Background: an optimization exercise with open tools, aiming at small area, a short achievable clock period and few clock cycles per item. Do not read the settings as production practice.
Function was checked by simulation only, so behaviour that the tests miss may differ from the original.
Some runs may be left out. An edit can pass the tests and still lose a function that they never use.

$ cat config.mk
export PLATFORM = sky130hd
export DESIGN_NAME = net_proc
export DESIGN_NICKNAME = net_proc
export VERILOG_FILES = /design/flow/design.v
export SDC_FILE = /design/flow/constraint.sdc
export NUM_CORES = 8
export LEC_CHECK = 0
export CAP_MARGIN = 20
export CORE_MARGIN = 2
export CORE_UTILIZATION = 40
export SLEW_MARGIN = 20
export SYNTH_MEMORY_MAX_BITS = 16384
$ cat constraint.sdc
create_clock -name core_clock -period 10.0 [get_ports {clk}]
set_input_delay 2.0000 -clock core_clock [delete_from_list [all_inputs] [get_ports {clk}]]
set_output_delay 2.0000 -clock core_clock [all_outputs]
set_load 0.01 [all_outputs]
$ cat design.v
typedef enum logic [2:0] {
    NOP = 3'd0,
    SET_OUT_OFFSET = 3'd1,
    SET_MUL = 3'd2,
    SET_SHR = 3'd3,
    SET_MIN = 3'd4,
    STORE = 3'd5,
    FIN = 3'd7
} nonvec_inst_t;
typedef struct packed {
    logic [6:0] _pad;
    logic signed [7:0] out_offset;
} oof_d_t;
typedef struct packed {
    logic [14:0] mul;
} mul_d_t;
typedef struct packed {
    logic [8:0] _pad;
    logic [5:0] shift;
} shr_d_t;
typedef struct packed {
    logic [6:0] _pad;
    logic signed [7:0] act_min;
} act_d_t;
typedef struct packed {
    logic [5:0] _pad;
    logic last_in_layer;
    logic signed [7:0] bias;
} st_d_t;
typedef union packed {
    oof_d_t oof_d;
    mul_d_t mul_d;
    shr_d_t shr_d;
    act_d_t act_d;
    st_d_t st_d;
} u_proc_data_t;
typedef logic signed [26:0][7:0] param_arr_t;
typedef struct packed {
    logic mul_en;
    logic mul_acc;
    param_arr_t weights;
    logic save_rptr;
    logic load_rptr;
    nonvec_inst_t proc_inst;
    u_proc_data_t proc_data;
} full_inst_t;
package net_config;
    localparam logic signed [7:0] input_quant_offset = 8'b10000000;
endpackage
module cmp_ad #(
    parameter int NUM_W = 8,
    parameter int AD_W = 8
) (
    input logic signed [NUM_W-1:0] a_num,
    input logic [AD_W-1:0] a_data,
    input logic signed [NUM_W-1:0] b_num,
    input logic [AD_W-1:0] b_data,
    output logic signed [NUM_W-1:0] o_num,
    output logic [AD_W-1:0] o_data
);
    logic a_bigger_or_eq;
    assign a_bigger_or_eq = a_num >= b_num;
    assign o_num = a_bigger_or_eq ? a_num : b_num;
    assign o_data = a_bigger_or_eq ? a_data : b_data;
endmodule
module max_idx10 #(
    parameter int WIDTH = 8
) (
    input logic clk,
    input logic reset,
    input logic [9:0][WIDTH-1:0] inputs,
    input logic start,
    output logic [3:0] idx,
    output logic done
);
    typedef enum logic[2:0] {
        S0_REG_IN,
        S1_FIRST4,
        S2_INTERMEDIATE,
        S3_LAST_IN_AND_IM_R,
        S4_RESULT
    } max_idx_state_t;
    max_idx_state_t state;
    logic [9:0][WIDTH-1:0] inputs_r;
    logic [3:0][WIDTH-1:0] tmp_results;
    logic [3:0][3:0] tmp_idx;
    logic signed [WIDTH-1:0] in1_a_n;
    logic signed [3:0] in1_a_d;
    logic signed [WIDTH-1:0] in1_b_n;
    logic signed [3:0] in1_b_d;
    logic signed [WIDTH-1:0] out1_n;
    logic signed [3:0] out1_d;
    logic signed [WIDTH-1:0] in2_a_n;
    logic signed [3:0] in2_a_d;
    logic signed [WIDTH-1:0] in2_b_n;
    logic signed [3:0] in2_b_d;
    logic signed [WIDTH-1:0] out2_n;
    logic signed [3:0] out2_d;
    logic signed [WIDTH-1:0] in3_a_n;
    logic signed [3:0] in3_a_d;
    logic signed [WIDTH-1:0] in3_b_n;
    logic signed [3:0] in3_b_d;
    logic signed [WIDTH-1:0] out3_n;
    logic signed [3:0] out3_d;
    always_comb begin
        in1_a_n = 0;
        in1_a_d = 0;
        in1_b_n = 0;
        in1_b_d = 0;
        in2_a_n = 0;
        in2_a_d = 0;
        in2_b_n = 0;
        in2_b_d = 0;
        in3_a_n = 0;
        in3_a_d = 0;
        in3_b_n = 0;
        in3_b_d = 0;
        unique case (state)
            S1_FIRST4 : begin
                in1_a_n = inputs_r[0];
                in1_a_d = 4'd0;
                in1_b_n = inputs_r[1];
                in1_b_d = 4'd1;
                in2_a_n = inputs_r[2];
                in2_a_d = 4'd2;
                in2_b_n = inputs_r[3];
                in2_b_d = 4'd3;
                in3_a_n = inputs_r[4];
                in3_a_d = 4'd4;
                in3_b_n = inputs_r[5];
                in3_b_d = 4'd5;
            end
            S2_INTERMEDIATE : begin
                in1_a_n = tmp_results[0];
                in1_a_d = tmp_idx[0];
                in1_b_n = tmp_results[1];
                in1_b_d = tmp_idx[1];
                in2_a_n = inputs_r[6];
                in2_a_d = 4'd6;
                in2_b_n = inputs_r[7];
                in2_b_d = 4'd7;
                in3_a_n = inputs_r[8];
                in3_a_d = 4'd8;
                in3_b_n = inputs_r[9];
                in3_b_d = 4'd9;
            end
            S3_LAST_IN_AND_IM_R : begin
                in1_a_n = tmp_results[0];
                in1_a_d = tmp_idx[0];
                in1_b_n = tmp_results[1];
                in1_b_d = tmp_idx[1];
                in2_a_n = tmp_results[2];
                in2_a_d = tmp_idx[2];
                in2_b_n = tmp_results[3];
                in2_b_d = tmp_idx[3];
            end
            S4_RESULT : begin
                in1_a_n = tmp_results[0];
                in1_a_d = tmp_idx[0];
                in1_b_n = tmp_results[1];
                in1_b_d = tmp_idx[1];
            end
            default: ;
        endcase
    end
    always_ff @(posedge clk) begin
        if (reset) begin
            state <= S0_REG_IN;
            done <= 0;
        end else begin
            unique case (state)
                S0_REG_IN: begin
                    if (start) begin
                        state <= S1_FIRST4;
                        inputs_r <= inputs;
                    end
                end
                S1_FIRST4: begin
                    state <= S2_INTERMEDIATE;
                    done <= 0;
                    tmp_results[0] <= out1_n;
                    tmp_results[1] <= out2_n;
                    tmp_results[2] <= out3_n;
                    tmp_idx[0] <= out1_d;
                    tmp_idx[1] <= out2_d;
                    tmp_idx[2] <= out3_d;
                end
                S2_INTERMEDIATE : begin
                    state <= S3_LAST_IN_AND_IM_R;
                    tmp_results[0] <= out1_n;
                    tmp_results[1] <= out2_n;
                    tmp_results[3] <= out3_n;
                    tmp_idx[0] <= out1_d;
                    tmp_idx[1] <= out2_d;
                    tmp_idx[3] <= out3_d;
                end
                S3_LAST_IN_AND_IM_R : begin
                    state <= S4_RESULT;
                    tmp_results[0] <= out1_n;
                    tmp_results[1] <= out2_n;
                    tmp_idx[0] <= out1_d;
                    tmp_idx[1] <= out2_d;
                end
                S4_RESULT : begin
                    state <= S0_REG_IN;
                    done <= 1;
                end
                default: state <= S0_REG_IN;
            endcase
        end
    end
    always_ff @(posedge clk) begin
        if (state == S4_RESULT)
            idx <= out1_d;
    end
    cmp_ad #(.NUM_W(WIDTH), .AD_W(4)) cmp_i1(
        .a_num(in1_a_n), .a_data(in1_a_d),
        .b_num(in1_b_n), .b_data(in1_b_d),
        .o_num(out1_n), .o_data(out1_d)
    );
    cmp_ad #(.NUM_W(WIDTH), .AD_W(4)) cmp_i2(
        .a_num(in2_a_n), .a_data(in2_a_d),
        .b_num(in2_b_n), .b_data(in2_b_d),
        .o_num(out2_n), .o_data(out2_d)
    );
    cmp_ad #(.NUM_W(WIDTH), .AD_W(4)) cmp_i3(
        .a_num(in3_a_n), .a_data(in3_a_d),
        .b_num(in3_b_n), .b_data(in3_b_d),
        .o_num(out3_n), .o_data(out3_d)
    );
endmodule
module adder_tree3 #(
    parameter int WIDTH_IN = 8,
    parameter int WIDTH_OUT = 8,
    parameter int N = 27,
    parameter bit PIPELINE = 1
) (
    input logic clk,
    input logic [N-1:0][WIDTH_IN-1:0] inputs,
    output logic [WIDTH_OUT-1:0] sum
);
    function automatic int smaller_pow_3(input int x);
        smaller_pow_3 = 1;
        while (smaller_pow_3 * 3 < x) smaller_pow_3 = smaller_pow_3 * 3;
    endfunction
    function automatic int min_int(input int a, input int b);
        min_int = a <= b ? a : b;
    endfunction
    localparam int MaxSubN = smaller_pow_3(N);
    localparam int Sub1N = MaxSubN;
    localparam int Sub2N = min_int(MaxSubN, N - Sub1N);
    localparam int Sub3N = min_int(MaxSubN, N - Sub1N - Sub2N);
    logic [WIDTH_OUT-1:0] sum_c;
    generate
        if (N == 3) assign sum_c = inputs[0] + inputs[1] + inputs[2];
        if (N == 2) assign sum_c = inputs[0] + inputs[1];
        if (N == 1) assign sum_c = inputs[0];
        if (N > 3) begin : g_adder_subadders
            logic [WIDTH_OUT-1:0] s1;
            logic [WIDTH_OUT-1:0] s2;
            adder_tree3 #(
                .WIDTH_IN(WIDTH_IN),
                .WIDTH_OUT(WIDTH_OUT),
                .N(Sub1N),
                .PIPELINE(PIPELINE)
            ) i_at3_1(.clk(clk), .inputs(inputs[Sub1N-1:0]), .sum(s1));
            adder_tree3 #(
                .WIDTH_IN(WIDTH_IN),
                .WIDTH_OUT(WIDTH_OUT),
                .N(Sub2N),
                .PIPELINE(PIPELINE)
            ) i_at3_2(.clk(clk), .inputs(inputs[Sub1N+Sub2N-1:Sub1N]), .sum(s2));
            if (Sub3N > 0) begin : g_adder_sub_full3
                logic [WIDTH_OUT-1:0] s3;
                adder_tree3 #(
                    .WIDTH_IN(WIDTH_IN),
                    .WIDTH_OUT(WIDTH_OUT),
                    .N(Sub3N),
                    .PIPELINE(PIPELINE)
                ) i_at3_3(.clk(clk), .inputs(inputs[N-1:Sub1N+Sub2N]), .sum(s3));
                assign sum_c = s1 + s2 + s3;
            end else begin : g_adder_sub_only2
                assign sum_c = s1 + s2;
            end
        end
    endgenerate
    generate
        if (PIPELINE)
            always_ff @(posedge clk) sum <= sum_c;
        else
            assign sum = sum_c;
    endgenerate
endmodule
(* use_dsp = "yes" *) module poor_mac #(
    parameter bit REGISTER_INPUTS = 0,
    parameter int A_WIDTH = 8,
    parameter int B_WIDTH = 8,
    parameter int C_WIDTH = 8,
    parameter int O_WIDTH = 22,  
    parameter logic PREADDER_SUB = 0
) (
    input logic clk,
    input logic en,
    input logic signed [A_WIDTH-1:0] a,
    input logic signed [B_WIDTH-1:0] b,
    input logic signed [C_WIDTH-1:0] c,
    input logic acc,
    output logic signed [O_WIDTH-1:0] result
);
    logic                      s_en;
    logic signed [A_WIDTH-1:0] s_a;
    logic signed [B_WIDTH-1:0] s_b;
    logic signed [C_WIDTH-1:0] s_c;
    logic                      s_acc;
    logic signed [O_WIDTH-1:0] acc_src_c;
    assign acc_src_c = s_acc ? result : 0;
    generate
        if (REGISTER_INPUTS) begin : g_reg_in
            logic                      en_r;
            logic signed [A_WIDTH-1:0] a_r;
            logic signed [B_WIDTH-1:0] b_r;
            logic signed [C_WIDTH-1:0] c_r;
            logic                      acc_r;
            assign s_en = en_r;
            assign s_a = a_r;
            assign s_b = b_r;
            assign s_c = c_r;
            assign s_acc = acc_r;
            always_ff @(posedge clk) begin
                en_r <= en;
                a_r <= a;
                b_r <= b;
                c_r <= c;
                acc_r <= acc;
            end
        end else begin : g_no_reg_in
            assign s_en = en;
            assign s_a = a;
            assign s_b = b;
            assign s_c = c;
            assign s_acc = acc;
        end
    endgenerate
    always_ff @(posedge clk) begin
        if (s_en) begin
            if (PREADDER_SUB) begin : g_preadder_subtracts
                result <= acc_src_c + ((s_a - s_c) * s_b);
            end else begin : g_preadder_adds
                result <= acc_src_c + ((s_a + s_c) * s_b);
            end
        end
    end
endmodule
module sdp_mem #(
    parameter int WRITE_WIDTH = 8,
    parameter int READ_WIDTH_MUL = 27,
    parameter int NUM_CHUNKS = 35
) (
    input logic clk,
    input logic rst,
    input logic [WRITE_WIDTH-1:0] wdata,
    input logic we,  
    input logic w_next_chunk,  
    input logic rp_inc,
    input logic [$clog2(NUM_CHUNKS)-1:0] rp_load_val,
    input logic rp_load,
    output logic [$clog2(NUM_CHUNKS)-1:0] rp,
    output logic [READ_WIDTH_MUL*WRITE_WIDTH-1:0] rdata
);
    logic [$clog2(NUM_CHUNKS)-1:0] rp_c;
    logic [$clog2(NUM_CHUNKS)-1:0] wp_chunk;
    logic [READ_WIDTH_MUL-1:0] wp_byte;
    logic [READ_WIDTH_MUL*WRITE_WIDTH-1:0] data[NUM_CHUNKS];
    genvar i;
    for (i = 0; i < READ_WIDTH_MUL; ++i) begin : g_byte_write
        always_ff @(posedge clk) begin
            if (we)
                if (wp_byte[i])
                    data[wp_chunk][i*WRITE_WIDTH +: WRITE_WIDTH] <= wdata;
        end
    end
    always_comb begin
        rp_c = rp;
        if (rp_load) begin
            rp_c = rp_load_val;
        end else if (rp_inc) begin
            rp_c = (rp == NUM_CHUNKS-1) ? 0 : rp + 1;
        end
    end
    always_ff @(posedge clk) begin
        if (rst) begin
            rp <= 0;
            wp_chunk <= 0;
            wp_byte <= 1;
        end else begin
            if (w_next_chunk || (we && wp_byte[READ_WIDTH_MUL-1])) begin
                wp_chunk <= (wp_chunk == NUM_CHUNKS-1) ? 0 : wp_chunk + 1;
                wp_byte <= 1;
            end else if (we) begin
                wp_byte <= wp_byte << 1;
            end
            rp <= rp_c;
            rdata <= data[rp_c];
        end
    end
endmodule
module net_proc #(
    parameter int MUL_WIDTH = 27,
    parameter int NUM_CHUNKS = 35
) (
    input logic clk,
    input logic start,
    output logic done,
    output logic [3:0] max_idx_10,  
    input logic ext_mem_rst,
    input logic ext_mem_we,
    input logic [7:0] ext_mem_wdata,
    output logic [12:0] inst_addr,
    input logic [237:0] inst_data,
    output logic res_valid,
    output logic [7:0] res_data
);
    localparam int InstAddrW = 13;
    localparam int SingleMacW = 24;
    localparam int AccAllW = 24;
    localparam int MulW = 15;  
    localparam int PreShrW = AccAllW + MulW + 2;  
    logic running;
    logic wait_wr;
    full_inst_t instruction;
    full_inst_t instruction_tmp;
    logic [InstAddrW-1:0] inst_ptr;
    assign inst_addr = inst_ptr;
    always_ff @(posedge clk)
    begin
        if (start) begin
            inst_ptr <= 0;
            instruction <= '0;  
            instruction_tmp <= '0;  
        end else begin
            if (running && !wait_wr && instruction.proc_inst != FIN) begin
                inst_ptr <= inst_ptr + 1;
                instruction_tmp <= full_inst_t'(inst_data);
                instruction <= instruction_tmp;
            end
        end
    end
    always_ff @(posedge clk) begin
        if (start || ext_mem_rst || instruction.proc_inst == FIN)
            running <= start;
    end
    oof_d_t oof_d;
    mul_d_t mul_d;
    shr_d_t shr_d;
    act_d_t act_d;
    st_d_t st_d;
    assign oof_d = instruction.proc_data.oof_d;
    assign mul_d = instruction.proc_data.mul_d;
    assign shr_d = instruction.proc_data.shr_d;
    assign act_d = instruction.proc_data.act_d;
    assign st_d  = instruction.proc_data.st_d;
    logic signed [7:0] in_offset_neg;
    logic signed [7:0] out_offset;
    logic [MulW-1:0] multiplier;
    logic [5:0] shift;
    logic signed [7:0] act_min;
    logic [$clog2(NUM_CHUNKS)-1:0] saved_rptr;
    logic [$clog2(NUM_CHUNKS)-1:0] mem_rptr;
    param_arr_t mem_data;
    logic [26:0][SingleMacW-1:0] mac_outs;
    logic signed [AccAllW-1:0] mac_sum;  
    logic signed [AccAllW:0] sum_preadded_bias;
    logic signed [45:0] offset_rd;
    logic signed [PreShrW-1:0] mul_no_shr;
    logic signed [46:0] mul_w_off_rd;
    logic signed [46:0] mul_shifted;
    logic signed [7:0] activated;
    logic [3:0][7:0] bias_ppl;
    logic [7:0] is_write_ppl;
    logic [7:0] last_in_layer_ppl;
    assign wait_wr = |last_in_layer_ppl;
    always_ff @(posedge clk) begin
        if (start) begin
            out_offset <= 0;
            multiplier <= 0;
            shift <= 0;
            act_min <= 0;
        end else if (running && !wait_wr) begin
            unique case (instruction.proc_inst)
                SET_OUT_OFFSET: out_offset <= oof_d.out_offset;
                SET_MUL: multiplier <= mul_d.mul;
                SET_SHR: shift <= shr_d.shift;
                SET_MIN: act_min <= act_d.act_min;
                default: ;
            endcase
        end
    end
    always_ff @(posedge clk) begin
        if (start)
            saved_rptr <= 0;
        else if (instruction.save_rptr)
            saved_rptr <= mem_rptr;
    end
    always_ff @(posedge clk) begin
        offset_rd <= {{38{out_offset[7]}}, out_offset, 1'b1} << shift;
    end
    assign sum_preadded_bias = (mac_sum + $signed(bias_ppl[3]));  
    always_ff @(posedge clk) begin
        if (start) begin
            is_write_ppl <= 0;
            last_in_layer_ppl <= 0;
            in_offset_neg <= net_config::input_quant_offset;
        end else begin
            is_write_ppl <= {is_write_ppl[6:0], instruction.proc_inst == STORE && !wait_wr};
            last_in_layer_ppl <= {last_in_layer_ppl[6:0],
                                (instruction.proc_inst == STORE && !wait_wr && st_d.last_in_layer)};
            if (last_in_layer_ppl[7]) begin
                in_offset_neg <= out_offset;
            end
        end
        for (int n = 3; n > 0; n--) bias_ppl[n] <= bias_ppl[n-1];
        bias_ppl[0] <= st_d.bias;
        mul_no_shr <= sum_preadded_bias * $signed({1'b0, multiplier});
        mul_w_off_rd <= mul_no_shr + offset_rd;
        mul_shifted <= $signed(mul_w_off_rd[46:1]) >>> shift;
        activated <= mul_shifted > 8'sd127 ?
                        8'sd127 : (
                            mul_shifted < act_min ?
                                act_min :
                                mul_shifted
                        );
    end
    assign res_valid = is_write_ppl[7];
    assign res_data = activated;
    sdp_mem #(
        .WRITE_WIDTH(8),
        .READ_WIDTH_MUL(27),
        .NUM_CHUNKS(NUM_CHUNKS)
    ) i_data_mem (
        .clk(clk),
        .rst(ext_mem_rst),
        .wdata(ext_mem_we ? (ext_mem_wdata + net_config::input_quant_offset) : $unsigned(activated)),
        .we(ext_mem_we | is_write_ppl[7]),
        .w_next_chunk((~ext_mem_we & last_in_layer_ppl[7]) | start),
        .rp_inc(instruction.mul_en && !wait_wr),
        .rp_load_val(saved_rptr),
        .rp_load(instruction.load_rptr),
        .rp(mem_rptr),
        .rdata(mem_data)
    );
    generate
        genvar i;
        for (i = 0; i < 27; ++i) begin : g_mac
            poor_mac #(
                .REGISTER_INPUTS(1),
                .O_WIDTH(SingleMacW),
                .PREADDER_SUB(1)
            ) i_mac (
                .clk(clk),
                .en(instruction.mul_en),
                .a(mem_data[i]),
                .b(instruction.weights[i]),
                .c(in_offset_neg),
                .acc(instruction.mul_acc),
                .result(mac_outs[i])
            );
        end
    endgenerate
    adder_tree3 #(
        .WIDTH_IN(SingleMacW),
        .WIDTH_OUT(AccAllW),
        .N(27),
        .PIPELINE(1)
    ) i_sum_tree (
        .clk(clk),
        .inputs(mac_outs),
        .sum(mac_sum)
    );
    logic [9:0][7:0] first_10_ok_order;
    always_comb for (int i = 0; i < 10; ++i) first_10_ok_order[i] = mem_data[i];
    max_idx10 #(
        .WIDTH(8)
    ) i_max_idx (
        .clk(clk),
        .reset(start),
        .inputs(first_10_ok_order),
        .start(!wait_wr && instruction.proc_inst == FIN && !done),
        .idx(max_idx_10),
        .done(done)
    );
endmodule
$ cat run.sh
#!/bin/bash
# synth_recipe.tcl (not shown) runs the flow's synth.tcl, then flattens the netlist and writes it again
# the make line also repeats each setting of config.mk as NAME=value (left out here)
make -C /OpenROAD-flow-scripts/flow DESIGN_CONFIG=/design/flow/config.mk WORK_HOME=/design/flow/orfs CLKGATE_MAP_FILE= SYNTH_SCRIPT=/design/flow/synth_recipe.tcl finish
Run 1, met1 routing:
Scale: 0.5 px per um. Cells faint in the background.
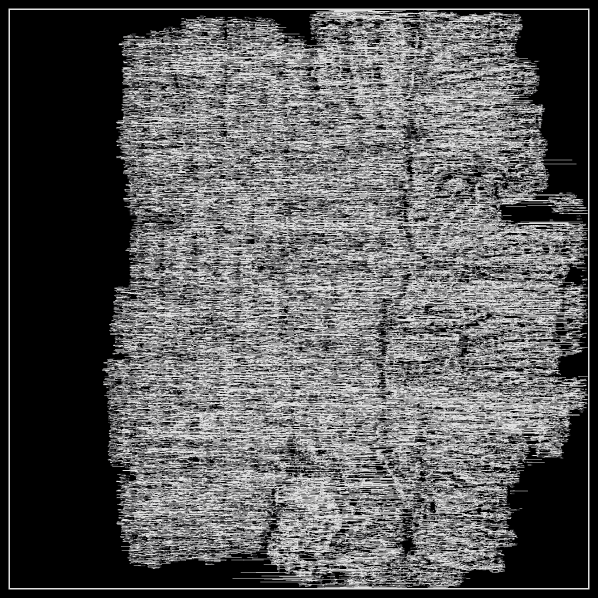
main direction: horizontal
wire length on this layer: 603 mm
nets with wire on the layer: 41714

Run 1, signal wires on met2:
Scale: 0.5 px per um. Cells faint in the background.
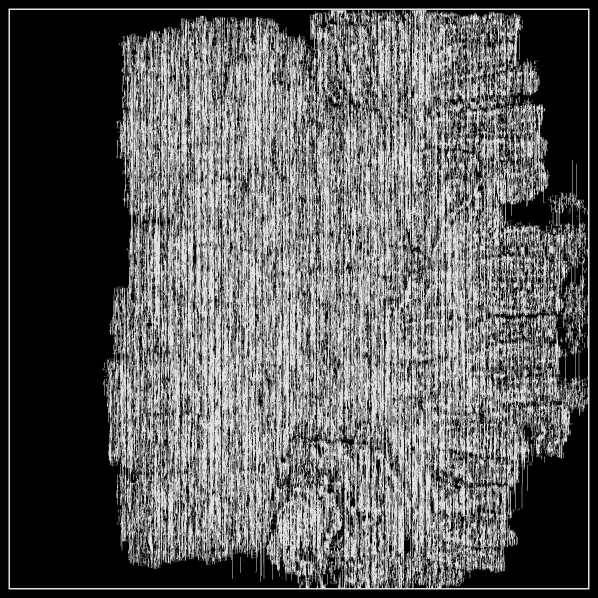
wire length on this layer: 678 mm
longest straight run: 249 um

==> results.ini, run 1 <==
[cells_and_area]
reg_top3 = i_data_mem.data x7560, g_mac.i_mac.result x648
final_nets = 43700
multi_input_cells = 22300
final_cell_area_um2 = 590000
inverters = 3371
layout.cells.non_filler = 56500
clkCellAreaFrac_pct = 5.97
flops_and_latches = 10100
n_clock_buffer = 1383
insertedDiodeCount = 314
largest_register = i_data_mem.data
largestClassByArea = registers

[timing]
hold_ws_ns = 0.317
max_freq_ghz = 0.108
fin_ws_ns = 0.699
worstMarginPinSlew_ns = 1.41
final-hold-violation-count = 0
finClkSkew_ns = 0.0855
final-setup-viol-count = 0
post-route-min-period_ns = 9.30
rsz0062_at_grt = false
min_period_over_period_pct = 93.0
setup_tns_ns = 0

[status]
status = complete, no violations

[clocking]
h-tree-depth = 7
numCtsBuffers = 1069
postCtsSetupBuffers = 0
clockRootBuffer = clkbuf_16
clk_pin_slew_worst_paths_ns = 0.06
cts_tree = yes
cts_sinks = 10100
worst_skew_pair.late_latency_ns = 1.27
cts_buffer_depth = 5

[floorplanning]
io_pins = 277
core_um2 = 1320000
die_h_um = 1160
rows = 423
start_util_pct = 40.1
nWellTaps = 17600
die_w_um = 1160
dieArea_um2 = 1340000

[critical_path]
worst-r2r-setup-slack_ns = 0.70
crit_top_cell = fa_1
cp_data_arrival_time_ns = 10.42
critPathRequiredTime_ns = 11.12
cpMaxStageDelayCell = a21boi_0
critPathTopFamily = adder cells
crit_type = register to register
endpoint = mul_no_shr[37]$_DFF_P_
cp.depth = 34
crit_start = bias_ppl[24]$_DFF_P_
r2r-end = mul_no_shr[37]$_DFF_P_

[logic_synthesis]
synth_top_family_by_area = adder cells
syn_nets = 43400
synth.yosys.warnings = 7
ys_types = 93
netlist_area_um2 = 531000
synth_area_per_cell_um2 = 14.2
ys.flop_type = edfxtp_1
muxShareOfSynthArea_pct = 8.18
synthAdderAreaFrac_pct = 18.7
synth_compound_area_share_pct = 5.61

[placement]
postPlaceCellArea_um2 = 554000
numPortBuffers = 276
dp.cells = 54200

[run]
maxCapViolations = 0

[drt]
drc = 0
vias_per_cell = 5.40

[min_path]
hold_path_class = register to register

[grt]
grt_antenna_before_repair = 123
grtUsageTotal_pct = 21.0
grt_overflow = 0

Testbench counts for the RTL of run 1, summed over its fixed seeds: cycles 56,412, inferences 12.
Run 1, metal 3:
Scale: 0.5 px per um.
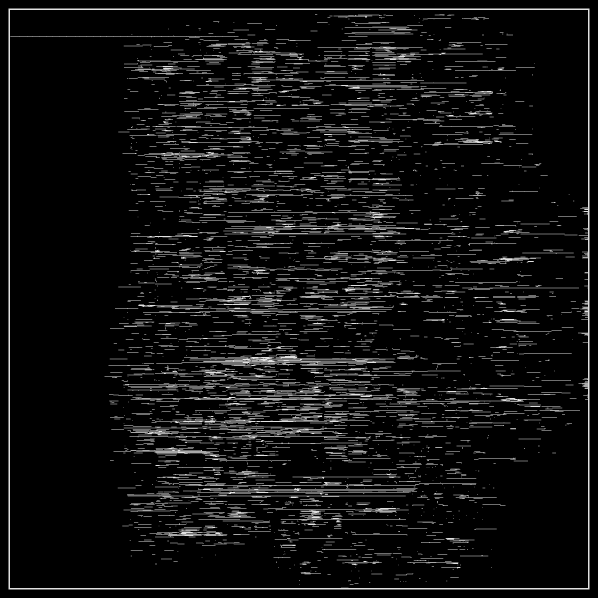
longest straight run: 427 um
main direction: horizontal
nets with wire on the layer: 2442

Run 1, signal wires on met4:
Scale: 0.5 px per um. Cells faint in the background.
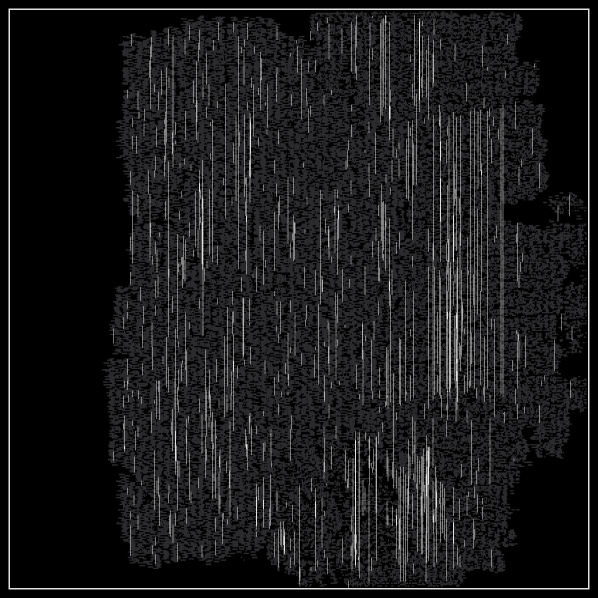
wire length on this layer: 48.3 mm
share of all routed wire: 3.4%
longest straight run: 583 um
nets with wire on the layer: 418
main direction: vertical

## run 1: synth_stat cells (all sizes together), types with 271 or more instances
cell / instances / area, um2
clkbuf: 1076 / 4070
a211oi: 961 / 7210
buf: 469 / 3330
xnor2: 922 / 8080
nand2b: 287 / 1800
and2: 1582 / 9900
nor2b: 537 / 3360
nor2: 1671 / 6270
mux2i: 311 / 3110
mux4: 1764 / 39700
nor3: 271 / 1360
ha: 2203 / 27600
a21oi: 1985 / 9940
edfxtp: 8555 / 257000
dfxtp: 1572 / 31500
o21ai: 371 / 1870
a31oi: 272 / 1700
fa: 3593 / 71900
a21o: 300 / 2250
nand2: 3606 / 13500
inv: 3370 / 12600
## run 1: worst register-to-register path: cells and delay by family (launching register included)
family / cells / cell delay, ns
buffers and inverters: 6 / 0.63
AOI/OAI and AO/OA: 13 / 3.23
xor gates and xnor gates: 2 / 0.65
adders and majority gates: 9 / 3.74
DFF: 1 / 0.31
and+or+nand+nor: 4 / 0.63
## run 1: layout by cell type, fill, tap and decap left out, types with 82 or more instances in the layout
| cell | count |
|---|---|
| a211oi_1 | 961 |
| a21o_1 | 300 |
| a21oi_1 | 1984 |
| a31oi_1 | 272 |
| and2_1 | 1582 |
| and3_1 | 106 |
| buf_12 | 83 |
| buf_4 | 403 |
| bufinv_16 | 82 |
| clkbuf_1 | 218 |
| clkbuf_16 | 1102 |
| clkdlybuf4s50_1 | 275 |
| clkinv_1 | 150 |
| clkinv_2 | 169 |
| dfxtp_1 | 1563 |
| diode_2 | 314 |
| edfxtp_1 | 8555 |
| fa_1 | 3593 |
| ha_1 | 2203 |
| inv_1 | 3359 |
| mux2i_1 | 311 |
| mux4_2 | 1764 |
| nand2_1 | 3570 |
| nand2b_1 | 287 |
| nand3_1 | 139 |
| nor2_1 | 1666 |
| nor2b_1 | 537 |
| nor3_1 | 266 |
| o21a_1 | 199 |
| o21ai_0 | 350 |
| o21bai_1 | 148 |
| xnor2_1 | 903 |
| xor2_1 | 248 |
## run 1: per-layer routing
metal / routed length (um) / vias to the layer above / GRT usage (%)
met5: 105 / - / 0
met4: 48300 / 16 / 7.06
met3: 99200 / 1754 / 3.28
met2: 678000 / 10200 / 34.0
met1: 603000 / 159000 / 29.1
li1: - / 134000 / -
--- run 2: outline of the changes from run 1 ---
design.v: 591 -> 8335 lines; modules unchanged: 0
  mac_tree: new, 6794 lines
  fin_mul: new, 1060 lines
  net_proc: edited, 185 -> 432 lines
  removed: cmp_ad, max_idx10, adder_tree3, poor_mac, sdp_mem
==> module net_proc as of run 2 <==
module net_proc (
    input logic clk,
    input logic start,
    output logic done,
    output logic [3:0] max_idx_10,
    input logic ext_mem_rst,
    input logic ext_mem_we,
    input logic [7:0] ext_mem_wdata,
    output logic [12:0] inst_addr,
    input logic [237:0] inst_data,
    output logic res_valid,
    output logic [7:0] res_data
);
    logic       we_q;
    logic [7:0] px_q;
    always_ff @(posedge clk) begin
        we_q <= ext_mem_we;
        px_q <= ext_mem_wdata;
    end
    logic [4:0] wp_j;    
    logic [4:0] wp_ch;   
    logic       res1_wr;         
    logic [8:0] res1_hd;         
    logic       wp_clr;          
    logic       load_done;
    always_ff @(posedge clk) begin
        if (ext_mem_rst || wp_clr) begin
            wp_j <= 0;
            wp_ch <= 0;
        end else if (we_q || res1_wr) begin
            if (wp_j == 26) begin
                wp_j <= 0;
                wp_ch <= wp_ch + 1;
            end else begin
                wp_j <= wp_j + 1;
            end
        end
        if (ext_mem_rst) load_done <= 1'b0;
        else if (we_q && wp_ch == 29) load_done <= 1'b1;
    end
    logic [7:0] p783, p9;
    always_ff @(posedge clk) begin
        if (we_q && wp_ch == 29) p783 <= px_q;
        if (we_q && wp_ch == 0 && wp_j == 9) p9 <= px_q;
    end
    logic [4:0][26:0][8:0] hid;
    logic       hw_v;
    logic [2:0] hw_k;
    logic [8:0] hw_d;
    assign hw_v = (we_q && wp_ch != 29) || res1_wr;
    assign hw_k = we_q ? {1'b0, wp_ch[1:0]} : wp_ch[2:0];
    assign hw_d = we_q ? {1'b0, px_q} : res1_hd;
    generate
        for (genvar k = 0; k < 5; k++) begin : g_hk
            for (genvar j = 0; j < 27; j++) begin : g_hj
                if (k < 4 || j < 20) begin : g_cell
                    always_ff @(posedge clk)
                        if (hw_v && hw_k == k && wp_j == j) hid[k][j] <= hw_d;
                end else begin : g_none
                    assign hid[k][j] = '0;
                end
            end
        end
    endgenerate
    logic [4:0] ph;             
    logic       inj_active;
    logic [5:0] dch;
    logic [26:0] inj;
    logic [28:0][26:0][7:0] ring;
    always_ff @(posedge clk) begin
        if (ext_mem_rst) ph <= 5'd0;
        else ph <= (ph == 28) ? 5'd0 : ph + 5'd1;
    end
    assign dch = {1'b0, wp_ch} - {1'b0, ph};
    always_comb begin
        for (int j = 0; j < 27; j++)
            inj[j] = inj_active && ((dch == 1) || (dch == 2) || (dch == 3) ||
                                    (dch == 0 && j < wp_j) || (dch == 4 && j >= wp_j));
    end
    always_ff @(posedge clk) begin
        if (ext_mem_rst) inj_active <= 1'b1;
        else if (inj_active && ph == 28 && wp_ch == 29) inj_active <= 1'b0;
    end
    logic [26:0][7:0] hidB;      
    always_comb begin
        for (int j = 0; j < 27; j++) begin
            case (ph[1:0])
                2'd0: hidB[j] = hid[0][j][7:0];
                2'd1: hidB[j] = hid[1][j][7:0];
                2'd2: hidB[j] = hid[2][j][7:0];
                default: hidB[j] = hid[3][j][7:0];
            endcase
        end
    end
    always_ff @(posedge clk) begin
        for (int s = 0; s < 28; s++) ring[s] <= ring[s+1];
        for (int j = 0; j < 27; j++)
            ring[28][j] <= inj[j] ? hidB[j] : ring[0][j];
    end
    typedef enum logic [2:0] {
        M_G, M_L1, M_L1B, M_L2, M_L2B, M_END
    } mode_t;
    mode_t mode;
    logic [4:0]  gc;        
    logic [4:0]  pc;        
    logic        g_run;
    logic [4:0]  gph;       
    logic [4:0]  f_pos;     
    logic [6:0]  f_n;       
    logic [12:0] f_base;    
    logic        start_seen;
    logic        h127_done;
    logic [4:0]  ph_nx;
    assign ph_nx = ext_mem_rst ? 5'd0 : ((ph == 28) ? 5'd0 : ph + 5'd1);
    logic g_data_ok, g_start, g_end, stall2;
    always_comb begin
        if (gc <= 28) g_data_ok = wp_ch > gc;
        else if (gc == 29) g_data_ok = load_done;
        else g_data_ok = start_seen || start;
    end
    assign g_start = (mode == M_G) && gc <= 30 && g_data_ok &&
                     (g_run ? (gph == 26) : (gc == 0 || gph == 26)) && !ext_mem_rst;
    assign g_end = g_run && gph == 26;
    assign stall2 = (mode == M_L2) && f_n == 0 && f_pos == 4 && !h127_done;
    assign wp_clr = g_start && gc == 30;
    mode_t       n_mode;
    logic [4:0]  n_pos;
    logic [6:0]  n_n;
    logic [12:0] n_base;
    always_comb begin
        n_mode = mode; n_pos = f_pos; n_n = f_n; n_base = f_base;
        case (mode)
            M_G: if (g_end && pc == 30) begin
                n_mode = M_L1; n_pos = 0; n_n = 7'd27; n_base = 13'd810;
            end
            M_L1: begin
                if (f_pos == 29) begin
                    n_pos = 0;
                    if (f_n == 127) begin
                        n_mode = M_L1B;
                    end else begin
                        n_n = f_n + 1;
                        n_base = f_base + 13'd30;
                    end
                end else n_pos = f_pos + 1;
            end
            M_L1B: begin n_mode = M_L2; n_pos = 0; n_n = 0; n_base = 13'd3841; end
            M_L2: if (!stall2) begin
                if (f_pos == 4) begin
                    n_pos = 0;
                    if (f_n == 9) n_mode = M_L2B;
                    else begin n_n = f_n + 1; n_base = f_base + 13'd5; end
                end else n_pos = f_pos + 1;
            end
            M_L2B: n_mode = M_END;
            default: ;
        endcase
        if (ext_mem_rst) begin n_mode = M_G; n_pos = 0; n_n = 0; n_base = 0; end
    end
    always_ff @(posedge clk) begin
        mode <= n_mode;
        f_pos <= n_pos;
        f_n <= n_n;
        f_base <= n_base;
        if (ext_mem_rst) begin
            gc <= 0;
            g_run <= 1'b0;
        end else if (g_start) begin
            gc <= gc + 1;
            pc <= gc;
            g_run <= 1'b1;
        end else if (g_end) begin
            g_run <= 1'b0;
        end
        if (g_start && gc == 0) gph <= 0;
        else gph <= (gph == 26) ? 5'd0 : gph + 5'd1;
        if (g_start) inst_addr <= {8'd0, gc};
        else if (g_run && !g_end) inst_addr <= inst_addr + 13'd30;
        else case (n_mode)
            M_L1: inst_addr <= n_base + ((n_pos == 29) ? 13'd29 : {8'd0, ph_nx});
            M_L1B: inst_addr <= 13'd3840;
            M_L2: inst_addr <= n_base + {8'd0, n_pos};
            M_L2B: inst_addr <= 13'd3891;
            default: inst_addr <= 13'd0;
        endcase
        if (ext_mem_rst) start_seen <= 1'b0;
        else if (start) start_seen <= 1'b1;
    end
    logic [26:0][7:0] w_in;
    logic [14:0] d_in;
    assign w_in = inst_data[235:20];
    assign d_in = inst_data[14:0];
    logic s1_v, s1_restart, s1_last, s1_grp, s1_l2, s1_gbias, s1_p783;
    always_comb begin
        s1_v = 1'b0; s1_restart = 1'b0; s1_last = 1'b0; s1_grp = 1'b0;
        s1_l2 = 1'b0; s1_gbias = 1'b0; s1_p783 = 1'b0;
        case (mode)
            M_G: if (g_run) begin
                s1_grp = 1'b1;
                if (pc == 30) s1_gbias = 1'b1;
                else begin
                    s1_v = 1'b1;
                    s1_restart = (pc == 0);
                    s1_p783 = (pc == 29);
                end
            end
            M_L1: begin
                s1_v = 1'b1;
                s1_restart = (f_pos == 0);
                s1_last = (f_pos == 29);
                s1_p783 = (f_pos == 29);
            end
            M_L2: if (!stall2) begin
                s1_v = 1'b1;
                s1_l2 = 1'b1;
                s1_restart = (f_pos == 0);
                s1_last = (f_pos == 4);
            end
            default: ;
        endcase
    end
    logic [2:0] hsel;
    always_comb hsel = (mode == M_G) ? {1'b0, pc[1:0]} : f_pos[2:0];
    logic use_hid;
    assign use_hid = (mode == M_G) || (mode == M_L2);
    logic [26:0][8:0] hidA, lx;
    always_comb begin
        for (int j = 0; j < 27; j++) begin
            case (hsel)
                3'd0: hidA[j] = hid[0][j];
                3'd1: hidA[j] = hid[1][j];
                3'd2: hidA[j] = hid[2][j];
                3'd3: hidA[j] = hid[3][j];
                default: hidA[j] = hid[4][j];
            endcase
        end
        for (int j = 0; j < 27; j++) begin
            if (j == 0 && s1_p783) lx[j] = {1'b0, p783};
            else if (use_hid) lx[j] = hidA[j];
            else lx[j] = {1'b0, ring[0][j]};
        end
    end
    logic signed [7:0] oo1, oo2, amin;
    logic [14:0] mul1, mul2;
    logic [5:0]  sh1, sh2;
    always_ff @(posedge clk) begin
        if (mode == M_G && g_run && gph == 0) begin    
            if (pc == 0) oo1 <= d_in[7:0];
            if (pc == 1) mul1 <= d_in;
            if (pc == 2) sh1 <= d_in[5:0];
            if (pc == 3) amin <= d_in[7:0];
        end
        if (mode == M_L2 && f_n == 0 && !stall2) begin
            if (f_pos == 0) oo2 <= d_in[7:0];
            if (f_pos == 1) mul2 <= d_in;
            if (f_pos == 2) sh2 <= d_in[5:0];
        end
    end
    logic [7:0] bias_q;
    logic bias_v, bias_l1last, bias_l2;
    logic sum_v, fin_norm;
    assign fin_norm = sum_v && bias_v;
    always_ff @(posedge clk) begin
        if (ext_mem_rst) bias_v <= 1'b0;
        else if ((mode == M_L1 && f_pos != 29 && ph == 0 && f_n >= 28) || mode == M_L1B ||
                 (mode == M_L2 && !stall2 && f_pos == 0 && f_n != 0) || mode == M_L2B) begin
            bias_q <= d_in[7:0];
            bias_v <= 1'b1;
            bias_l1last <= (mode == M_L1B);
            bias_l2 <= (mode == M_L2) || (mode == M_L2B);
        end else if (fin_norm) bias_v <= 1'b0;
    end
    logic [23:0] acc_in, t_s, t_c;
    mac_tree i_tree (
        .clk(clk), .x(lx), .w(w_in), .acc_s(acc_in), .sum_s(t_s), .sum_c(t_c)
    );
    logic s2_v, s2_restart, s2_last, s2_grp, s2_l2, s2_gbias;
    logic s3_v, s3_restart, s3_last, s3_grp, s3_l2, s3_gbias;
    logic [7:0] gb2, gb3;
    always_ff @(posedge clk) begin
        s2_v <= s1_v && !ext_mem_rst;
        s2_restart <= s1_restart;
        s2_last <= s1_last;
        s2_grp <= s1_grp;
        s2_l2 <= s1_l2;
        s2_gbias <= s1_gbias && !ext_mem_rst;
        gb2 <= d_in[7:0];
        s3_v <= s2_v && !ext_mem_rst;
        s3_restart <= s2_restart;
        s3_last <= s2_last;
        s3_grp <= s2_grp;
        s3_l2 <= s2_l2;
        s3_gbias <= s2_gbias && !ext_mem_rst;
        gb3 <= gb2;
    end
    logic [23:0] acc;
    logic [26:0][23:0] aring;
    logic [23:0] newacc;
    assign acc_in = s3_restart ? 24'd0 : (s3_grp ? aring[0] : acc);
    assign newacc = t_s + t_c;
    logic [23:0] sum_q;
    logic sum_l2;
    always_ff @(posedge clk) begin
        if (s3_v && !s3_grp) acc <= newacc;
        for (int i = 0; i < 26; i++) aring[i] <= aring[i+1];
        aring[26] <= (s3_v && s3_grp) ? newacc : aring[0];
        if (ext_mem_rst) sum_v <= 1'b0;
        else if (s3_v && s3_last) begin
            sum_q <= newacc;
            sum_v <= 1'b1;
            sum_l2 <= s3_l2;
        end else if (fin_norm) sum_v <= 1'b0;
    end
    logic fin_v, fin_l2, fin_last;
    logic signed [24:0] fin_pre;
    logic [15:0] fin_m;
    logic nx_l2;
    assign nx_l2 = s3_gbias ? 1'b0 : sum_l2;
    always_ff @(posedge clk) begin
        fin_v <= (s3_gbias || fin_norm) && !ext_mem_rst;
        fin_l2 <= nx_l2;
        fin_last <= s3_gbias ? 1'b0 : bias_l1last;
        fin_pre <= s3_gbias ? ($signed(aring[0]) + $signed(gb3)) : ($signed(sum_q) + $signed(bias_q));
        fin_m <= {1'b0, nx_l2 ? mul2 : mul1};
    end
    logic [39:0] pm_s, pm_c;
    fin_mul i_fmul (.a(fin_pre), .m(fin_m), .sum_s(pm_s), .sum_c(pm_c));
    logic f1_v, f1_l2, f1_last;
    logic [39:0] f1_s, f1_c;
    always_ff @(posedge clk) begin
        f1_v <= fin_v && !ext_mem_rst;
        f1_l2 <= fin_l2;
        f1_last <= fin_last;
        f1_s <= pm_s;
        f1_c <= pm_c;
    end
    logic f2_v, f2_l2, f2_last;
    logic [39:0] f2_q;
    always_ff @(posedge clk) begin
        f2_v <= f1_v && !ext_mem_rst;
        f2_l2 <= f1_l2;
        f2_last <= f1_last;
        f2_q <= f1_s + f1_c;
    end
    logic [5:0] f2_sh;
    logic signed [7:0] f2_oo, f2_ooe;
    assign f2_sh = f2_l2 ? sh2 : sh1;
    assign f2_oo = f2_l2 ? oo2 : oo1;
    assign f2_ooe = (f2_sh == 6'd38) ? {f2_oo[6], f2_oo[6:0]} : f2_oo;
    logic signed [39:0] f2_sfull;
    logic signed [10:0] f2_s11;
    assign f2_sfull = $signed(f2_q) >>> f2_sh;
    assign f2_s11 = f2_sfull[10:0];
    logic f2_ovf;
    always_comb begin
        f2_ovf = 1'b0;
        for (int j = 10; j < 39; j++)
            if (j >= 32'(f2_sh) + 10 && f2_q[j] != f2_q[39]) f2_ovf = 1'b1;
    end
    logic signed [10:0] f2_thi, f2_tlo;
    assign f2_thi = 11'sd2 * (11'sd127 - 11'(f2_ooe)) + 11'sd1;
    assign f2_tlo = 11'sd2 * (11'(amin) - 11'(f2_ooe)) - 11'sd2;
    logic signed [10:0] f2_r;
    logic [7:0] f2_val;
    assign f2_r = (f2_s11 + 11'sd1) >>> 1;
    assign f2_val = f2_r[7:0] + f2_ooe;
    logic signed [7:0] f2_act;
    always_comb begin
        if (f2_ovf) f2_act = f2_q[39] ? amin : 8'sd127;
        else if (f2_s11 >= f2_thi) f2_act = 8'sd127;
        else if (f2_s11 <= f2_tlo) f2_act = amin;
        else f2_act = f2_val;
    end
    logic f4_v, f4_l2, f4_last;
    logic signed [7:0] f4_act;
    always_ff @(posedge clk) begin
        f4_v <= f2_v && !ext_mem_rst;
        f4_l2 <= f2_l2;
        f4_last <= f2_last;
        f4_act <= f2_act;
    end
    assign res1_wr = f4_v && !f4_l2;
    assign res1_hd = 9'($signed(f4_act)) - 9'($signed(oo1));
    always_ff @(posedge clk) begin
        if (ext_mem_rst) h127_done <= 1'b0;
        else if (res1_wr && f4_last) h127_done <= 1'b1;
    end
    logic [3:0] r2_idx;
    logic r9_out;
    always_ff @(posedge clk) begin
        res_valid <= f2_v && !ext_mem_rst;
        res_data <= f2_act;
        if (start || ext_mem_rst) r2_idx <= 0;
        else if (f4_v && f4_l2) r2_idx <= r2_idx + 1;
        r9_out <= f4_v && f4_l2 && r2_idx == 9 && !ext_mem_rst;
        if (start) done <= 1'b0;
        else if (r9_out) done <= 1'b1;
    end
    logic signed [7:0] t_pv, t_lv, t_rv;
    logic [3:0] t_pi, t_li, t_ri;
    logic signed [7:0] v9;
    assign v9 = {~p9[7], p9[6:0]};
    logic signed [7:0] pw_v;
    logic [3:0] pw_i;
    always_comb begin
        if (r2_idx == 8) begin
            if (f4_act >= v9) begin pw_v = f4_act; pw_i = 4'd8; end
            else begin pw_v = v9; pw_i = 4'd9; end
        end else begin
            if (t_pv >= f4_act) begin pw_v = t_pv; pw_i = t_pi; end
            else begin pw_v = f4_act; pw_i = r2_idx; end
        end
    end
    logic t_fin;
    always_ff @(posedge clk) begin
        t_fin <= 1'b0;
        if (f4_v && f4_l2) begin
            case (r2_idx)
                0, 2, 4, 6: begin t_pv <= f4_act; t_pi <= r2_idx; end
                1: begin t_lv <= pw_v; t_li <= pw_i; end
                3, 7: if (!(t_lv >= pw_v)) begin t_lv <= pw_v; t_li <= pw_i; end
                5: begin t_rv <= pw_v; t_ri <= pw_i; end
                8: begin
                    if (!(t_rv >= pw_v)) begin t_rv <= pw_v; t_ri <= pw_i; end
                    t_fin <= 1'b1;
                end
                default: ;
            endcase
        end
        if (t_fin) max_idx_10 <= (t_lv >= t_rv) ? t_li : t_ri;
    end
endmodule
Run 2, signal wires on met2:
Scale: 1 px per um. Cells faint in the background.
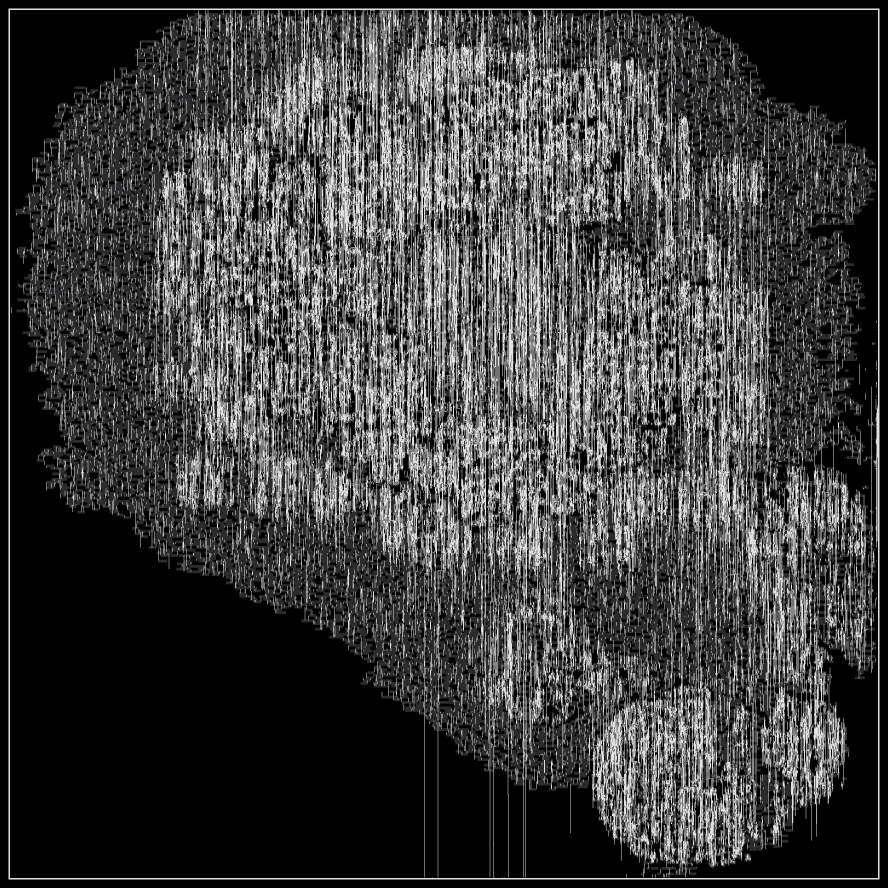
wire length on this layer: 350 mm
main direction: vertical
nets with wire on the layer: 21758
share of all routed wire: 43%
longest straight run: 304 um

Run 2, metal 3:
Scale: 1 px per um.
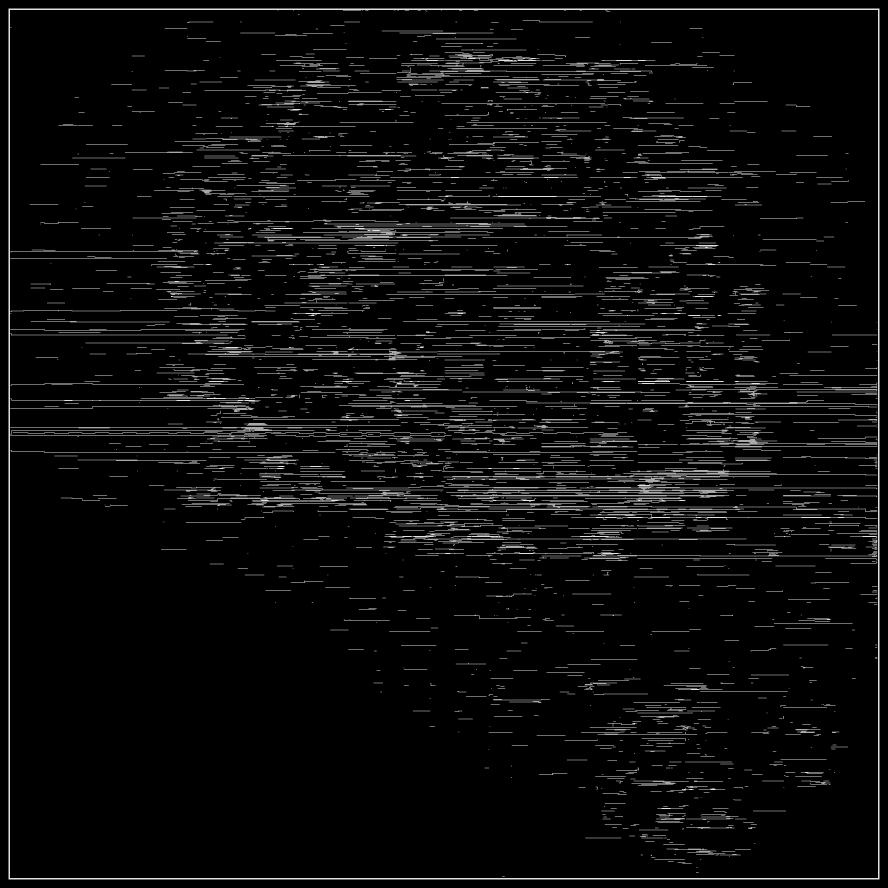
nets with wire on the layer: 2032
main direction: horizontal
share of all routed wire: 8.8%
longest straight run: 326 um

Run 2, signal wires on met4:
Scale: 1 px per um. Cells faint in the background.
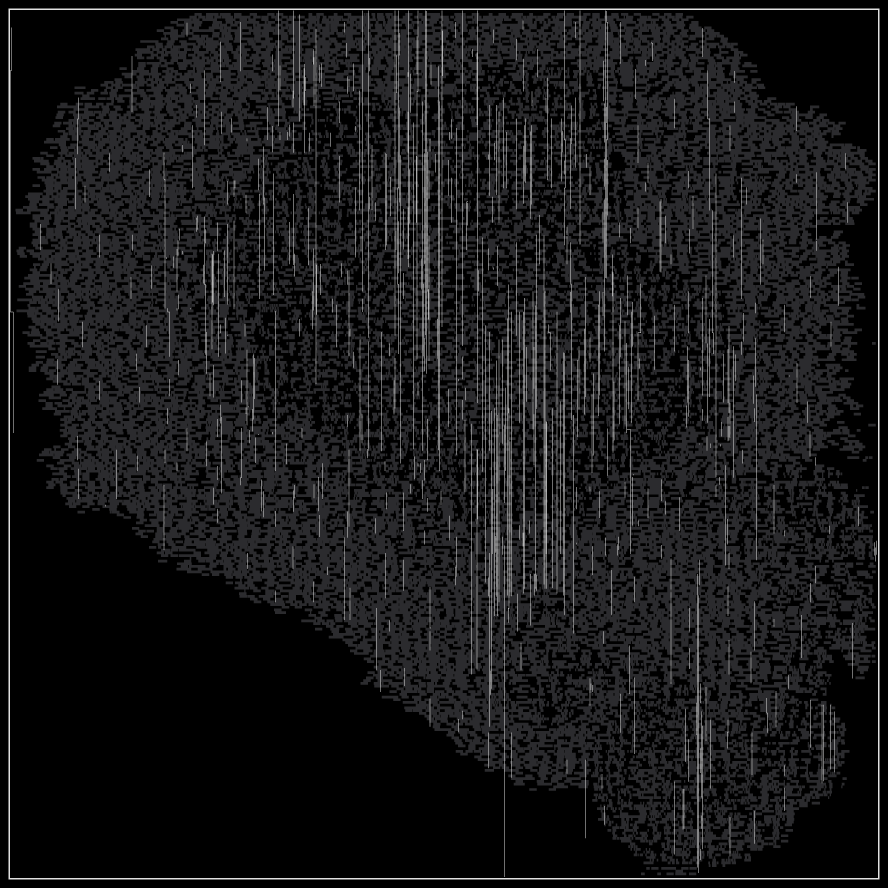
share of all routed wire: 4.3%
longest straight run: 392 um
wire length on this layer: 35.4 mm
main direction: vertical
nets with wire on the layer: 377

==> run 2 against run 1 <==
Highest routed layer unchanged. Register-to-register slack improved by 2.3 ns. Design area is 42% lower. Core utilization rose by 1.1 points. Sequential share of layout area up 7.1 points. Critical endpoint is now i_tree.r3105$_DFF_P_. Worst hold slack worse by 0.11 ns. Cell count decreased by 37%. Clock-buffer cell count shrank 260.
==> results.ini, run 2 <==
[timing]
final-hold-violation-count = 0  ; unchanged
min_period_over_period_pct = 70.4  ; -23 points
rsz0062_at_grt = false
fin_ws_ns = 2.96  ; +2.26 ns
finClkSkew_ns = 0.167  ; +0.0819 ns

[min_path]
hold_path_class = register to register

[cells_and_area]
final_common_cell = dfxtp_1
reg_top3 = ring x6264, hid x1152, aring x648
layout_common_cells = 7486 x dfxtp_1, 1809 x nand2_1, 1807 x a21oi_1
final_nets = 26600  ; -39%

[clocking]
clk_pin_slew_worst_paths_ns = 0.06  ; about the same
h-tree-depth = 6  ; -1
clockRootBuffer = clkbuf_16
postCtsSetupBuffers = 0  ; unchanged
cts_sinks = 8836  ; -13%
worst_skew_pair.late_latency_ns = 1.20  ; -0.07 ns
cts_buffer_depth = 4  ; -1

[logic_synthesis]
yosys-top-cells-area = dfxtp_1 50%, edfxtp_1 13%, fa_1 8.3%
synth_top_area_cell = dfxtp_1
yosysMostFrequentCell = dfxtp_1
synth.yosys.warnings = 9  ; +2
synth.top_cell.area_share_pct = 50.3  ; +1.9 points
ys.flop_type = dfxtp_1
ys_types = 109  ; +17%
syn_nets = 26800  ; -38%
netlist_area_um2 = 299000  ; -44%

[drt]
routed.top_layer = met5
met3WireLength_um = 72000  ; -27%
vias_per_cell = 5.21  ; -3.4%
wl_met1_um = 358000  ; -41%
drc = 0  ; unchanged

[floorplanning]
rows = 317  ; -25%
die_w_um = 868  ; -25%
io_pins = 277  ; unchanged
dieArea_um2 = 753000  ; -44%
core_um2 = 744000  ; -44%

[run]
maxCapViolations = 0  ; unchanged

[grt]
grtUsageTotal_pct = 20.9  ; -0.15 points
grt_busiest_layer = met2
met3_usage_pct = 4.32  ; +1.0 points
grtUsageMet1_pct = 29.8  ; +0.64 points
grt_overflow = 0  ; unchanged
met2_usage_pct = 30.9  ; -3.1 points

[critical_path]
cp_data_arrival_time_ns = 8.07  ; -2.35 ns
crit_type = register to register
critPathRequiredTime_ns = 11.03  ; -0.09 ns

[status]
status = complete, no violations

[placement]
numPortBuffers = 269  ; -2.5%

Testbench counts for the RTL of run 2, summed over its fixed seeds: cycles 47,496, inferences 12.
-- run 2: cell types whose count changed in the layout (fill, tap and decap cells not counted), sizes merged, moves of 631 or more --
cell	before	now
a211oi	961	106
and2	1582	108
dfxtp	1572	7498
edfxtp	8555	1338
fa	3593	1232
ha	2203	289
inv	3447	1440
mux4	1764	34
nand2	3606	1814
o21ai	371	1449
xnor2	922	291
-- run 2: critical path, stage by stage (launching register included) --
cell      delay, ns
dfxtp_1        0.30
buf_4          0.23
or3_1          0.63
mux2_8         0.79
buf_12         0.36
buf_4          0.35
a22oi_1        0.11
a21oi_1        0.18
a21o_1         0.64
nand2_1        0.15
nand2_1        0.11
o21ai_0        0.08
o221ai_1       0.32
fa_1           0.54
fa_1           0.72
inv_1          0.10
fa_1           0.65
fa_1           0.44
-- run 2: through the flow --
step / cell area, um2 / cells / hold slack (ns)
after floorplan: 299000 / 25000 / 0.310
after global placement: 311000 / 33900 / 0.309
after detailed placement: 311000 / 33900 / 0.312
after CTS: 339000 / 35400 / 0.189
after global routing: 340000 / 35500 / 0.215
final: 340000 / 35600 / 0.203
-- run 2: final timing paths --
path	cells after the start	slack, ns	to	start
setup / recovery	17	2.96	i_tree.r3105$_DFF_P_	mode[0]$_DFF_P_
hold reg to reg	0	0.20	ring[974]$_DFF_P_	ring[1190]$_DFF_P_
setup reg to reg	17	2.96	i_tree.r3105$_DFF_P_	mode[0]$_DFF_P_
hold / removal	0	0.20	ring[974]$_DFF_P_	ring[1190]$_DFF_P_
-- run 2: area by class of cell --
| cell class | instances | area (um2) |
|---|---|---|
| diodes | 164 | 410 |
| clock buffers | 1123 | 23700 |
| fillers | 66200 | 405000 |
| inverters | 1384 | 5190 |
| clock inverters | 383 | 4930 |
| repair buffers | 709 | 6060 |
| well taps | 9889 | 12400 |
| flip-flops and latches | 8836 | 190000 |
| multi-input cells | 13100 | 96700 |
-- run 2: cell families after synthesis --
family                     Yosys count  share of synthesized area [%]
AOI/OAI and AO/OA                 5889                           12.4
xor gates and xnor gates           488                           1.43
and+or+nand+nor                   4439                           6.26
buffers and inverters             3075                           4.01
DFF                               8836                           63.7
muxes                              405                           1.57
adders and majority gates         1848                           10.6

[what the ideal ports hide]
The results above use ideal ports. As a check the final layouts listed here were re-extracted and re-timed, cells and wires unchanged.
Step 1, drivers: a clkbuf_16 drives clk and a buf_2 each remaining input, both assumed.
Step 2 times the ports against the registers' clock, not the clock port: input delays grow and output delays shrink by t, the midpoint of the rising clock arrivals with the driver on.
a / b / c = no drivers / after step 1 / after step 2; a / b = the first two.
| run | t, ns | setup slack, ns | worst hold slack (ns) | latest minus earliest clock arrival (ns) |
|---|---|---|---|---|
| run 1 | 1.420 | 0.699 / 0.699 / 0.699 | 0.317 / 0.317 / 0.317 | 0.087 / 0.088 |
| run 2 | 1.245 | 2.958 / 2.958 / 2.680 | 0.203 / 0.203 / 0.203 | 0.175 / 0.175 |
After both steps setup and hold are still met in every run listed. For run 2, which loses most, drivers alone change the setup slack by 0.000 ns; drivers and shift together by -0.278 ns.
